This design comes from an exercise in tuning for small area, a short achievable clock period and few clock cycles on the open sky130 flow, not from production work.
The RTL was checked by simulation tests, not by an equivalence proof against the original design.
Power is estimated from default activity; no workload was simulated.

==> flow/design.v <==
module RAM_256X32 #(
    parameter ADDR_W = 5
)(
    input               CLKA,
    input               RST,
    input [31:0]        DINA, 
    input [ADDR_W-1:0]  ADDRA,
    input [3:0]         WEA,
    input               ENA,
    output [31:0]       DOUTA          
);
    integer  i;
    reg[31:0]    RAM[(1<<ADDR_W)-1:0];
    reg[31:0]    data_temp;
    always @(posedge CLKA) begin
        if(RST)begin
            for(  i=0;i<(1<<ADDR_W);i=i+1)begin
                RAM[i] <= 'b0;
            end
        end
        else if((|WEA)&ENA)begin
            RAM[ADDRA][31:24]   <= WEA[3]?DINA[31:24]:RAM[ADDRA][31:24];
            RAM[ADDRA][23:16]   <= WEA[2]?DINA[23:16]:RAM[ADDRA][23:16];
            RAM[ADDRA][15:8]    <= WEA[1]?DINA[15:8] :RAM[ADDRA][15:8] ;
            RAM[ADDRA][7:0]     <= WEA[0]?DINA[7:0]  :RAM[ADDRA][7:0]  ;
        end
    end
    always @(posedge CLKA) begin
        if(ENA&(!(|WEA)))begin
            data_temp <= RAM[ADDRA];
        end
    end
    assign DOUTA = data_temp;
endmodule
module RAM_256X21 #(
    parameter ADDR_W = 5,
    parameter DATA_W = 24
)(
    input               CLKA,
    input               RST,
    input [DATA_W-1:0]  DINA, 
    input [ADDR_W-1:0]  ADDRA,
    input               WEA,
    input               ENA,
    output [DATA_W-1:0] DOUTA          
);
    integer  i;
    reg[DATA_W-1:0]    RAM[(1<<ADDR_W)-1:0];
    reg[DATA_W-1:0]    data_temp;
    always @(posedge CLKA) begin
        if(RST)begin
            for(i=0;i<(1<<ADDR_W);i=i+1)begin
                RAM[i] <= 'b0;
            end
        end
        else if((WEA)&ENA)begin
            RAM[ADDRA] <= DINA;
        end
    end
    always @(posedge CLKA) begin
        if(ENA&(!(WEA)))begin
            data_temp <= RAM[ADDRA];
        end
    end
    assign DOUTA = data_temp; 
endmodule
module Regfile_256X1 #(
    parameter ADDR_W = 5
)(
    input               CLKA,
    input               RST,
    input               DINA, 
    input [ADDR_W-1:0]  ADDRA,
    input               WEA,
    input               ENA,
    output              DOUTA          
);
    reg[(1<<ADDR_W)-1:0]      data;
    always @(posedge  CLKA ) begin
        if(RST)begin
            data <= {(1<<ADDR_W){1'b0}};
        end
        else if(WEA&ENA)begin
            data[ADDRA] <= DINA;
        end
    end
    assign DOUTA = (!WEA)&(ENA)?data[ADDRA]:'b0;
endmodule
module uncache (
    input                   clk                 ,
    input                   rst                 ,
    input[22:0]             cache_tag           ,
    input[3:0]              cache_offset        ,
    input[4:0]              cache_index         ,
    input[2:0]              cache_state         ,
    input                   cache_r             ,
    input                   cache_w             ,
    input[22:0]             dirty_tag           ,
    input[4:0]              dirty_index         ,
    input                   dirty_signal        ,
    input[127:0]            dirty_data          ,
    input[31:0]             cache_wdata         ,
    input[3:0]              cache_wstrb         ,
    output[1:0]             cache_cnt           , 
    output                  rd_req              ,
    output[2:0]             rd_type             ,
    output[31:0]            rd_addr             ,
    input                   rd_rdy              ,
    input                   ret_valid           ,
    input                   ret_last            ,
    input[31:0]             ret_data            ,
    output                  wr_req              ,
    output[2:0]             wr_type             ,
    output[31:0]            wr_addr             ,
    output[3:0]             wr_wstrb            ,
    output[127:0]           wr_data             ,
    input                   wr_rdy              ,
    output                  data_ok             ,
    output[127:0]           replace_data        
);
    wire            ar_handshake        = rd_req&rd_rdy; 
    wire[31:0]      raddr = {cache_tag,cache_index,4'b0};
    reg[1:0]        cnt;
    reg             axi_rready;
    reg             axi_arvalid;
    reg[31:0]       axi_raddr;
    reg[127:0]      rpl_data;
    wire[127:0]     w_data;
    reg             data_ok_r;
    reg     axi_wvalid;
    reg[127:0] axi_wdata;
    reg[31:0]  axi_awaddr;
    reg[2:0]    cache_state_r;
    parameter       IDLE   = 3'b000,
                    LOOKUP = 3'b001,
                    MISS   = 3'b010,
                    DIRTY_WRITE = 3'b011,
                    REPLACE= 3'b100,
                    REFILL = 3'b101; 
    always @(posedge clk) begin
        if(rst)begin
            cache_state_r <= 'b0;
        end
        else begin
            cache_state_r <= cache_state;
        end
    end
    always @(posedge clk) begin
        if(rst)begin
            axi_wvalid <= 'b0;
            axi_wdata  <= 'b0;
            axi_awaddr <= 'b0;
        end
        else if(axi_wvalid&wr_rdy)begin
            axi_wvalid <= 'b0;
            axi_wdata  <= 'b0;
            axi_awaddr <= 'b0;
        end
        else if((cache_state_r==LOOKUP)&&(cache_state==DIRTY_WRITE))begin
            axi_wvalid <= 'b1;
            axi_wdata  <= dirty_data;
            axi_awaddr <= {dirty_tag,dirty_index,4'b0000};
        end
    end
    always @(posedge clk) begin
        if(rst)begin
            axi_rready <= 'b1;
        end
        else if(ret_valid)begin
            axi_rready <= 'b0;
        end
        else if(ar_handshake)begin
            axi_rready <= 'b1;
        end
    end
    always @(posedge clk) begin
        if(rst)begin
            axi_arvalid <= 'b0;
            axi_raddr   <= 'b0;
        end
        else if(ar_handshake)begin
            axi_arvalid <= 'b0;
            axi_raddr   <= 'b0;
        end
        else if((cache_state==MISS)&&(cache_state_r!=MISS))begin
            axi_arvalid <= 'b1;
            axi_raddr   <= raddr;
        end
    end
    always @(posedge clk) begin
        if(rst)begin
            cnt <= 'b0;
        end
        else if(cache_state!=MISS)begin
            cnt <= 'b0;
        end
        else if(ret_valid)begin
            cnt <= cnt +1;
        end
    end 
    always @(posedge clk) begin
        if(rst)begin
            rpl_data <= 'b0;
        end
        else if(ret_valid)begin
            rpl_data[31:0]   <= (cnt=='d0)?ret_data:rpl_data[31:0]  ;
            rpl_data[63:32]  <= (cnt=='d1)?ret_data:rpl_data[63:32] ;
            rpl_data[95:64]  <= (cnt=='d2)?ret_data:rpl_data[95:64] ;
            rpl_data[127:96] <= (cnt=='d3)?ret_data:rpl_data[127:96];
        end
    end
    always @(posedge clk) begin
        if(rst)begin
            data_ok_r <= 'b0;
        end
        else begin
            data_ok_r <= (cnt=='d3)&&(ret_valid);
        end
    end
    wire[31:0]      wmask = {{8{cache_wstrb[3]}},{8{cache_wstrb[2]}},{8{cache_wstrb[1]}},{8{cache_wstrb[0]}}};
    wire[31:0]      wword = (cache_wdata&wmask)|(rpl_data[32*cache_offset[3:2]+:32]&~wmask);
    assign  w_data       =   (cache_offset[3:2]==0)?{rpl_data[127:32],wword}
                            :(cache_offset[3:2]==1)?{rpl_data[127:64],wword,rpl_data[31:0]}
                            :(cache_offset[3:2]==2)?{rpl_data[127:96],wword,rpl_data[63:0]}
                            :{wword,rpl_data[95:0]}
                            ;
    assign  wr_req       = axi_wvalid   ;
    assign  wr_type      = 3'b010       ;
    assign  wr_addr      = axi_awaddr   ;
    assign  wr_wstrb     = 4'b1111      ;
    assign  wr_data      = axi_wdata    ;
    assign  rd_req  = axi_arvalid;
    assign  rd_type = 'b100;
    assign  rd_addr = axi_raddr;
    assign  data_ok      = cache_state==REPLACE;
    assign  cache_cnt    = cnt;
    assign  replace_data = cache_w?w_data:rpl_data;
endmodule
module cache(
    input           clk            ,
    input           resetn         ,
    input           valid          ,
    input           op             ,
    input[4:0]      index          ,
    input[22:0]     tag            ,
    input[3:0]      offset         ,
    output          addr_ok        ,
    output          data_ok        ,
    output[31:0]    rdata          ,
    input[31:0]     wdata          ,
    input[3:0]      wstrb          ,
    output          wr_req         ,
    output[2:0]     wr_type        ,
    output[31:0]    wr_addr        ,
    output[3:0]     wr_wstrb       ,
    output[127:0]   wr_data        ,
    input           wr_rdy         ,
    output          rd_req         ,
    output[2:0]     rd_type        ,
    output[31:0]    rd_addr        ,
    input           rd_rdy         ,
    input           ret_valid      ,
    input           ret_last       ,
    input[31:0]     ret_data       
);
    wire rst = ~resetn;
    integer s, w, k, b;
    reg [127:0] data0 [0:31];
    reg [127:0] data1 [0:31];
    reg [22:0]  tag0  [0:31];
    reg [22:0]  tag1  [0:31];
    reg [31:0]  v0, v1;           
    reg [31:0]  d0, d1;           
    reg [31:0]  lru;              
    reg         p_valid, p_op;
    reg [4:0]   p_idx;
    reg [22:0]  p_tag;
    reg [1:0]   p_off;
    reg [3:0]   p_wstrb;
    reg [31:0]  p_wdata;
    reg         q_valid, q_op;
    reg [4:0]   q_idx;
    reg [22:0]  q_tag;
    reg [1:0]   q_off;
    reg [3:0]   q_wstrb;
    reg [31:0]  q_wdata;
    reg         m_busy;           
    reg         m_resp;           
    reg         m_rdreq;          
    reg         m_op, m_way;
    reg [4:0]   m_idx;
    reg [22:0]  m_tag;
    reg [1:0]   m_off;
    reg [3:0]   m_wstrb;
    reg [31:0]  m_wdata;
    reg [1:0]   cnt;
    reg [31:0]  rbuf0, rbuf1, rbuf2, rbuf3;
    reg         f_valid, f_way, f_op;
    reg [4:0]   f_idx;
    reg [31:0]  f_sel;
    reg [22:0]  f_tag;
    reg         wb_valid;
    reg [27:0]  wb_addr;
    reg [127:0] wb_data;
    reg         sb_valid, sb_way;
    reg [4:0]   sb_idx;
    reg [1:0]   sb_off;
    reg [3:0]   sb_wstrb;
    reg [31:0]  sb_wdata;
    reg         dok_r;
    reg [31:0]  rdata_r;
    assign addr_ok  = ~p_valid;
    assign data_ok  = dok_r;
    assign rdata    = rdata_r;
    assign rd_req   = m_rdreq;
    assign rd_type  = 3'b100;
    assign rd_addr  = {m_tag, m_idx, 4'b0};
    assign wr_req   = wb_valid;
    assign wr_type  = 3'b010;
    assign wr_addr  = {wb_addr, 4'b0};
    assign wr_wstrb = 4'b1111;
    assign wr_data  = wb_data;
    reg [31:0]  qsel, msel, sbsel;
    wire [4:0]  n_idx = p_valid ? p_idx : index;
    reg  [31:0] n_sel;
    always @(*) begin
        for (s = 0; s < 32; s = s + 1) n_sel[s] = (n_idx == s);
    end
    reg [127:0] line0, line1;
    reg [22:0]  ntag0, ntag1, rtag0, rtag1;
    always @(*) begin
        ntag0 = 23'b0; ntag1 = 23'b0;
        for (s = 0; s < 32; s = s + 1) begin
            ntag0 = ntag0 | ({23{n_sel[s]}} & tag0[s]);
            ntag1 = ntag1 | ({23{n_sel[s]}} & tag1[s]);
        end
        if (f_valid && f_idx == n_idx) begin
            if (f_way) ntag1 = f_tag;
            else       ntag0 = f_tag;
        end
    end
    reg         rv0, rv1, rd0, rd1, rlru;
    always @(*) begin
        line0 = 128'b0; line1 = 128'b0;
        for (s = 0; s < 32; s = s + 1) begin
            line0 = line0 | ({128{qsel[s]}} & data0[s]);
            line1 = line1 | ({128{qsel[s]}} & data1[s]);
        end
        rv0  = |(qsel & v0);
        rv1  = |(qsel & v1);
        rd0  = |(qsel & d0);
        rd1  = |(qsel & d1);
        rlru = |(qsel & lru);
    end
    wire [31:0] word0 = line0[32*q_off +: 32];
    wire [31:0] word1 = line1[32*q_off +: 32];
    wire hit0 = rv0 & (rtag0 == q_tag);
    wire hit1 = rv1 & (rtag1 == q_tag);
    wire hit  = hit0 | hit1;
    wire fin  = m_busy & ~m_rdreq & ret_valid & ret_last;
    wire sb_conf = sb_valid & (sb_idx == q_idx);
    wire f_conf  = f_valid & (f_idx == q_idx);
    wire q_ok    = q_valid & ~sb_conf & ~f_conf;
    wire sb_busy = sb_valid & (m_busy | f_valid);
    wire w_ok    = ~(q_op & sb_busy);
    reg  q_hit_r, q_miss_r;
    wire go_idle  = ~m_busy & ~wb_valid & w_ok;
    wire go_under = m_busy & m_resp & (m_idx != q_idx) & q_hit_r & w_ok;
    wire go_fin   = fin & m_resp & (m_idx != q_idx) & q_miss_r & ~wb_valid;
    wire go       = q_ok & (go_idle | go_under | go_fin);
    wire go_hit   = go & hit;
    wire go_miss  = go & ~hit;
    wire vdirty  = rlru ? rd1 : rd0;
    wire crit = m_busy & ~m_rdreq & ~m_resp & ret_valid & (cnt == m_off);
    wire sb_hold = sb_valid & f_valid;
    reg  [31:0] rword;
    always @(*) begin
        rword = ret_data;
        for (b = 0; b < 4; b = b + 1)
            if (m_op && m_off == cnt && m_wstrb[b])
                rword[8*b +: 8] = m_wdata[8*b +: 8];
    end
    wire [127:0] fline = {rbuf3, rbuf2, rbuf1, rbuf0};
    wire q_free = ~q_valid | go;
    always @(posedge clk) begin
        q_hit_r  <= ~q_free & q_ok & hit;
        q_miss_r <= ~q_free & q_ok & ~hit;
    end
    wire acc    = valid & ~p_valid;
    always @(posedge clk) begin
        if (rst) begin
            p_valid <= 1'b0;
            q_valid <= 1'b0;
        end else begin
            if (q_free) q_valid <= p_valid | acc;
            if (p_valid) p_valid <= ~q_free;
            else         p_valid <= acc & ~q_free;
        end
    end
    always @(posedge clk) begin
        if (~p_valid) begin
            p_op <= op; p_idx <= index; p_tag <= tag; p_off <= offset[3:2];
            p_wstrb <= wstrb; p_wdata <= wdata;
        end
        if (q_free) begin
            if (p_valid) begin
                q_op <= p_op; q_idx <= p_idx; q_tag <= p_tag; q_off <= p_off;
                q_wstrb <= p_wstrb; q_wdata <= p_wdata;
            end else begin
                q_op <= op; q_idx <= index; q_tag <= tag; q_off <= offset[3:2];
                q_wstrb <= wstrb; q_wdata <= wdata;
            end
            qsel <= n_sel;
        end
        if (q_free) begin
            rtag0 <= ntag0; rtag1 <= ntag1;
        end else if (f_valid && f_idx == q_idx) begin
            if (f_way) rtag1 <= f_tag;
            else       rtag0 <= f_tag;
        end
    end
    always @(posedge clk) begin
        if (~m_busy | fin) begin
            m_op <= q_op; m_idx <= q_idx; m_tag <= q_tag; m_off <= q_off;
            m_wstrb <= q_wstrb; m_wdata <= q_wdata; m_way <= rlru;
            msel <= qsel;
        end
        if (~wb_valid & (~m_busy | fin)) begin
            wb_addr <= rlru ? {rtag1, q_idx} : {rtag0, q_idx};
            wb_data <= rlru ? line1 : line0;
        end
        if (m_busy & ~m_rdreq & ret_valid) begin
            if (cnt == 2'd0) rbuf0 <= rword;
            if (cnt == 2'd1) rbuf1 <= rword;
            if (cnt == 2'd2) rbuf2 <= rword;
            if (cnt == 2'd3) rbuf3 <= rword;
        end
        f_way <= m_way; f_op <= m_op; f_idx <= m_idx; f_sel <= msel; f_tag <= m_tag;
    end
    always @(posedge clk) begin
        if (rst) begin
            m_busy <= 1'b0;
            m_resp <= 1'b0;
            m_rdreq <= 1'b0;
            cnt <= 2'd0;
            wb_valid <= 1'b0;
            f_valid <= 1'b0;
        end else begin
            if (go_miss) begin
                m_busy <= 1'b1;
                m_resp <= q_op;
                m_rdreq <= 1'b1;
                cnt <= 2'd0;
            end else begin
                if (m_rdreq & rd_rdy) m_rdreq <= 1'b0;
                if (m_busy & ~m_rdreq & ret_valid) cnt <= cnt + 2'd1;
                if (crit) m_resp <= 1'b1;
                if (fin) m_busy <= 1'b0;
            end
            f_valid <= fin;
            if (wb_valid & wr_rdy) wb_valid <= 1'b0;
            else if (go_miss & vdirty) wb_valid <= 1'b1;
        end
    end
    always @(posedge clk) begin
        if (rst) dok_r <= 1'b0;
        else     dok_r <= go_hit | (go_miss & q_op) | crit;
        rdata_r <= crit ? ret_data : (hit1 ? word1 : word0);
    end
    always @(posedge clk) begin
        if (rst) sb_valid <= 1'b0;
        else     sb_valid <= sb_hold | (go_hit & q_op);
        if (~sb_busy) begin
            sb_way <= hit1; sb_idx <= q_idx; sb_off <= q_off;
            sb_wstrb <= q_wstrb; sb_wdata <= q_wdata;
            sbsel <= qsel;
        end
    end
    reg [15:0]  wbyte;
    reg [127:0] wline;
    reg [31:0]  we0, we1;
    always @(*) begin
        for (k = 0; k < 4; k = k + 1)
            for (b = 0; b < 4; b = b + 1)
                wbyte[4*k+b] = f_valid | (sb_off == k & sb_wstrb[b]);
        wline = f_valid ? fline : {4{sb_wdata}};
        for (s = 0; s < 32; s = s + 1) begin
            we0[s] = (f_valid & ~f_way & f_sel[s]) | (sb_valid & ~f_valid & ~sb_way & sbsel[s]);
            we1[s] = (f_valid &  f_way & f_sel[s]) | (sb_valid & ~f_valid &  sb_way & sbsel[s]);
        end
    end
    always @(posedge clk) begin
        for (s = 0; s < 32; s = s + 1) begin
            if (we0[s])
                for (k = 0; k < 16; k = k + 1)
                    if (wbyte[k]) data0[s][8*k +: 8] <= wline[8*k +: 8];
            if (we1[s])
                for (k = 0; k < 16; k = k + 1)
                    if (wbyte[k]) data1[s][8*k +: 8] <= wline[8*k +: 8];
            if (f_valid & ~f_way & f_sel[s]) tag0[s] <= f_tag;
            if (f_valid &  f_way & f_sel[s]) tag1[s] <= f_tag;
        end
    end
    always @(posedge clk) begin
        if (rst) begin
            v0 <= 32'b0; v1 <= 32'b0; d0 <= 32'b0; d1 <= 32'b0; lru <= 32'b0;
        end else begin
            for (s = 0; s < 32; s = s + 1) begin
                if (f_valid & f_sel[s]) begin
                    if (~f_way) begin v0[s] <= 1'b1; d0[s] <= f_op; end
                    else        begin v1[s] <= 1'b1; d1[s] <= f_op; end
                    lru[s] <= ~f_way;
                end else if (go_hit & qsel[s]) begin
                    lru[s] <= hit0;
                    if (q_op) begin
                        if (hit0) d0[s] <= 1'b1;
                        else      d1[s] <= 1'b1;
                    end
                end
            end
        end
    end
endmodule
==> flow/flow/run.sh <==
#!/bin/bash
export SETUP_SLACK_MARGIN=5.8
export TNS_END_PERCENT=30
bash standard.sh > standard.log 2>&1
==> flow/standard.sh <==
#!/bin/bash
# synth_recipe.tcl (not shown) runs the flow's synth.tcl, then flattens the netlist and writes it again
# the make line also repeats each setting of config.mk as NAME=value (left out here)
make -C /OpenROAD-flow-scripts/flow DESIGN_CONFIG=/design/flow/config.mk WORK_HOME=/design/flow/orfs CLKGATE_MAP_FILE= SYNTH_SCRIPT=/design/flow/synth_recipe.tcl "${@:-finish}"
==> flow/config.mk <==
export PLATFORM = sky130hd
export DESIGN_NAME = cache
export DESIGN_NICKNAME = cache
export VERILOG_FILES = /design/flow/design.v
export SDC_FILE = /design/flow/constraint.sdc
export NUM_CORES = 4
export LEC_CHECK = 0
export ABC_CLOCK_PERIOD_IN_PS = 4000
export CAP_MARGIN = 20
export CELL_PAD_IN_SITES_DETAIL_PLACEMENT = 1
export CELL_PAD_IN_SITES_GLOBAL_PLACEMENT = 2
export CORE_MARGIN = 2
export CORE_UTILIZATION = 50
export PLACE_DENSITY = 0.65
export SLEW_MARGIN = 20
==> flow/constraint.sdc <==
create_clock -name core_clock -period 10.0 [get_ports {clk}]
set_input_delay 2.0000 -clock core_clock [delete_from_list [all_inputs] [get_ports {clk}]]
set_output_delay 2.0000 -clock core_clock [all_outputs]
set_load 0.01 [all_outputs]
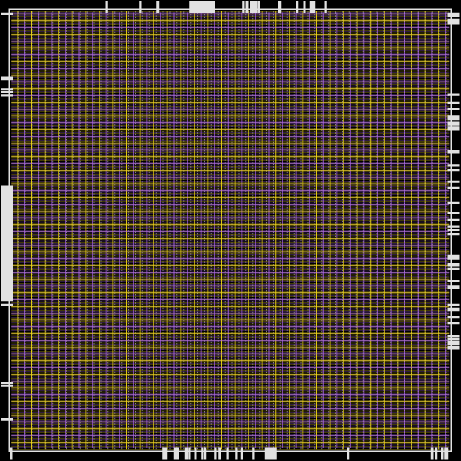
pdn.png
Scale: 0.5 px per µm. Pins as bars on the die edge. Tap cells in gray.
purple -> VDD
yellow -> VSS
met4 straps = 64
signal pins = 346
die span in x: 881 µm
Peak VDD IR: 0.224 mV
Core Region: 767000 µm²
die height: 881 µm

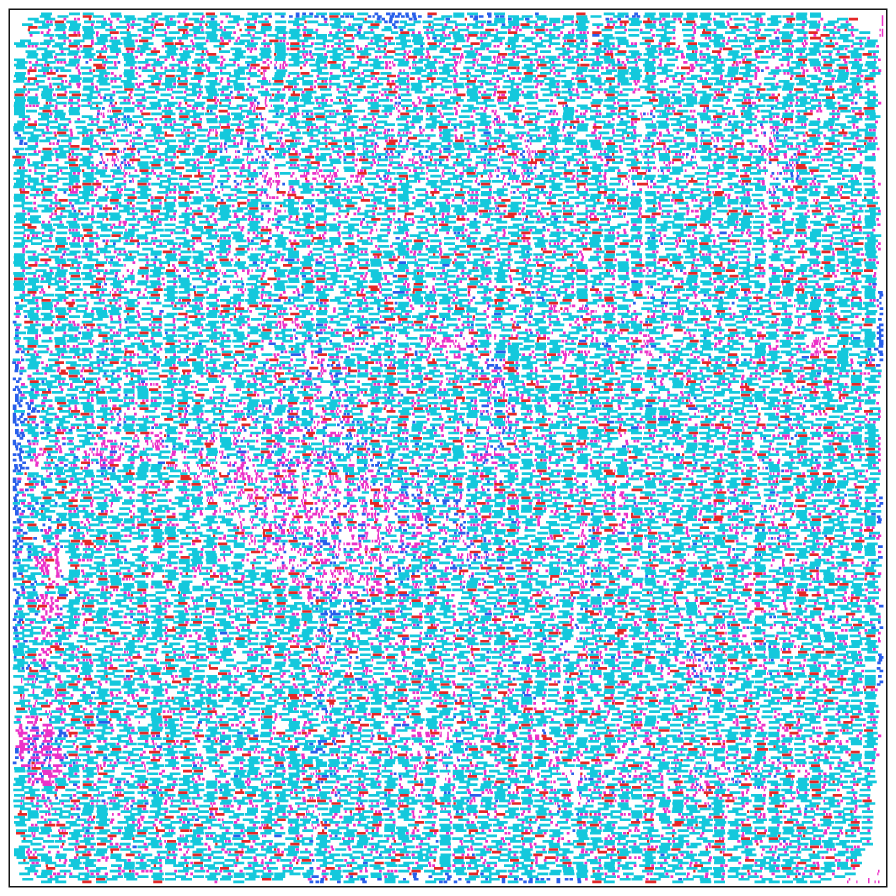
cell_classes.png
blue -> other buffers and delay cells  # cells 1586, share of their area 3.4%
cyan -> flip-flops  # cells 10603, share of their area 73%
red -> clock drivers and dummy loads  # cells 1974, share of their area 8.1%
magenta -> all other logic  # cells 9373, share of their area 16%
Layout Utilization: 0.580
Final Instance Area: 445000 µm²
sequential fraction of total cell area: 0.708

==> flow_metrics.tcl <==
set metrics [dict create \
    met3_usage 0.124 \
    power_leader "registers" \
    comb_power_w 0.00831 \
    fillCellCount 66700 \
    p_comb_frac 0.083 \
    met1_usage 0.574 \
    worst_pin_slew_ps 1270 \
    yosysTopAreaCellShare 0.802 \
    critical-path-max-stage-delay_ps 960 \
    crit_chain "buf_6 > buf_6 > a22oi_1 > nand4_1 > or4_4 > buf_12 > buf_6 > mux2i_1" \
    dieArea_um2 776000 \
    cp.depth 8 \
    layout_commonest_cell "edfxtp_1" \
    synthMuxAreaShare 0.0108 \
    gr-total-overflow 0 \
    reg2reg_slack_ps 5480 \
    ant_nets 0 \
    layoutNonFillerInstCount 33900 \
    netlist_area_um2 385000 \
    synth_compound_area_frac 0.107 \
    synth_top_family_by_area "compound AO/OA/AOI/OAI gates" \
    fmax_mhz 221 \
    synth.avg_cell_area_um2 18.0 \
    reg_top3 "data0 x4096, data1 x4096" \
    min_path_cells 0 \
    antenna_found_initial 168 \
    seq_cell_count 10600 \
    grt_pass1_vias 233000 \
    power.density_nw_per_um2 224 \
    pwr-share-seq 0.506 \
    multi_input_gates 9329 \
    grt_max_degree 84 \
    gr-usage-all-layers 0.420 \
    worstPathMaxFanout 28 \
    viasPerCell 7.24 \
    cp-endpoint "wb_data[78]$_DFFE_PP_" \
    holdBufCountCts 0 \
    inv_count 44 \
    start_util 0.501 \
    maxSlewViolCount 0 \
    cap_violations 0 \
    drtIter0Drc 41700 \
    p_sw_w 0.0246 \
    cts_setup_buffers 52 \
    signal_buffers 1586 \
    internal_power_w 0.0753 \
    tns_ps 0 \
    ys_types 68 \
    synth-main-ff-cell "edfxtp_1" \
    final-seq-area_um2 315000 \
    status "complete, no violations" \
    grt_first_pass_wirelength_mm 2170 \
    skew_ps 70.4 \
    use_met2 0.615 \
    nNetsFinal 22800 \
    largest_cell_class "sequential cells" \
    layout_common_cells "edfxtp_1, a22oi_1, clkbuf_16" \
    drc 0 \
    start_kind "flip-flop" \
    clk_pin_slew_ps 60 \
    cts_tree "done" \
    synthArstFlopShare 0 \
    fin_crit_sh 0.452 \
    path_buf_inv 4 \
    power_clock_w 0.0410 \
    synth-simple-area-share 0.0446 \
    min_period_ps 4520 \
    rsz0062_at_grt "true" \
    crit_path_end_kind "flip-flop" \
    p_seq_w 0.0505 \
    r2r_end "wb_data[78]$_DFFE_PP_" \
    syn_to_final_growth_pct 15.8 \
    well_tap_count 10200 \
    critical_path.top_delay_family "simple AND/OR/NAND/NOR gates" \
    p_leak_nw 139 \
    cts_root_buffer "clkbuf_16" \
    ys_top_cells_by_count "edfxtp_1, a22oi_1, nor2_1" \
    syn_inst 21400 \
    nClkBuffers 1530 \
    port_buffers 325 \
    std_cell_rows 322 \
    crit_path_start "qsel[5]$_DFFE_PN_" \
    vias 246000 \
    finalSetupViolations 0 \
    antennaDiodeCount 171 \
    clk_latency_ps 1300 \
    cp.required_ps 10910 \
    hold_path.class "reg -> reg" \
    placed_area_um2 407000 \
    met3_length_mm 216 \
    post-place-ws_ps 3740 \
    grt-busiest-layer "met2" \
    cts_buffers 1171 \
    synth_largest_area_cell "edfxtp_1" \
    drive_gt1_frac 0.161 \
    m1WireLength_mm 616 \
]
Testbench counts, summed over its fixed seeds: cycles 112,402.
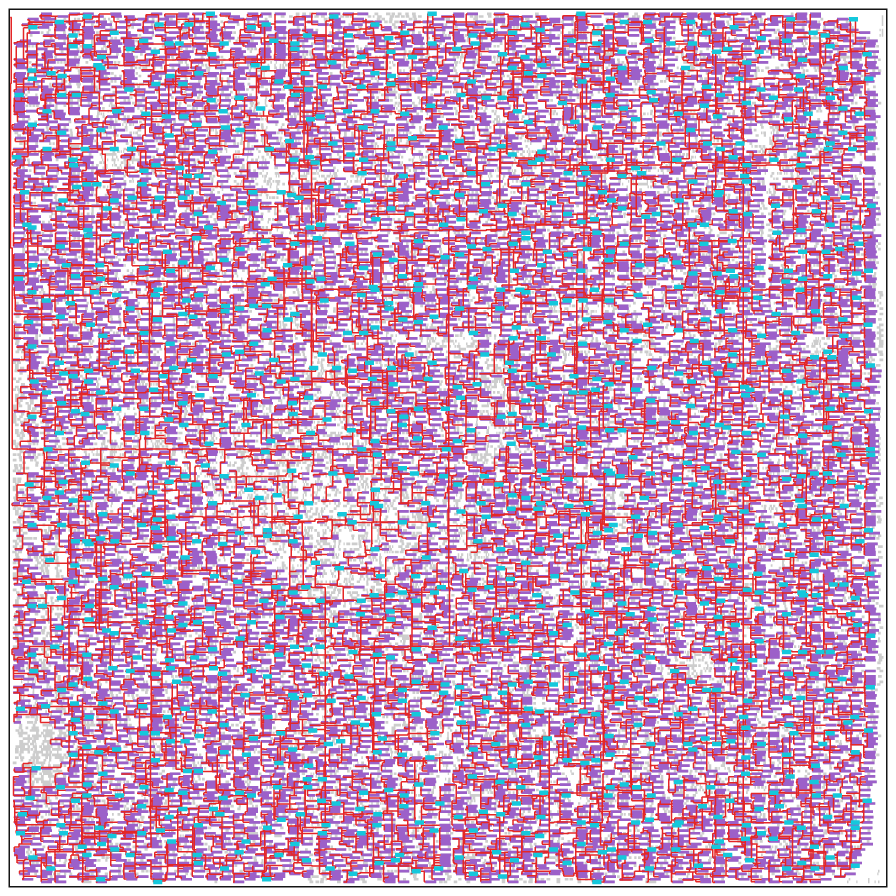
clock_map.png
cyan -> cells driving clock nets  # count 1171
red -> clock wires  # length 126 mm
purple -> flip-flops  # count 10603
flops lie = all over the die
routed clock nets = 1172

==> re-timing with driven ports <==
How much do the figures lean on ideal ports? The routed layout below was timed once more, with nothing changed but the port constraints. Step 1 (the two cells are an assumption about what drives the block):
set clk [get_ports {clk}]
set_driving_cell -lib_cell sky130_fd_sc_hd__clkbuf_16 $clk
set_driving_cell -lib_cell sky130_fd_sc_hd__buf_2 [delete_from_list [all_inputs] $clk]
Step 2 moves the port delays by t, midway between the first and last clock arrival at a register: inputs arrive t later, outputs are due t later. That takes back most of the time a late clock gives input paths. a / b / c = no drivers / after step 1 / after step 2; a / b = the first two.
shift t [ns]: 1.428
slack for setup (ns): 5.479 / 5.479 / 4.496
hold slack, ns: 0.334 / 0.334 / 0.334
latest minus earliest clock arrival (ns): 0.072 / 0.072
slew at the worst register clock pin (ns): 0.07 / 0.07
After both steps setup and hold are still met in this run. The setup slack of this run moves by 0.000 ns with the drivers and by -0.983 ns with both steps.
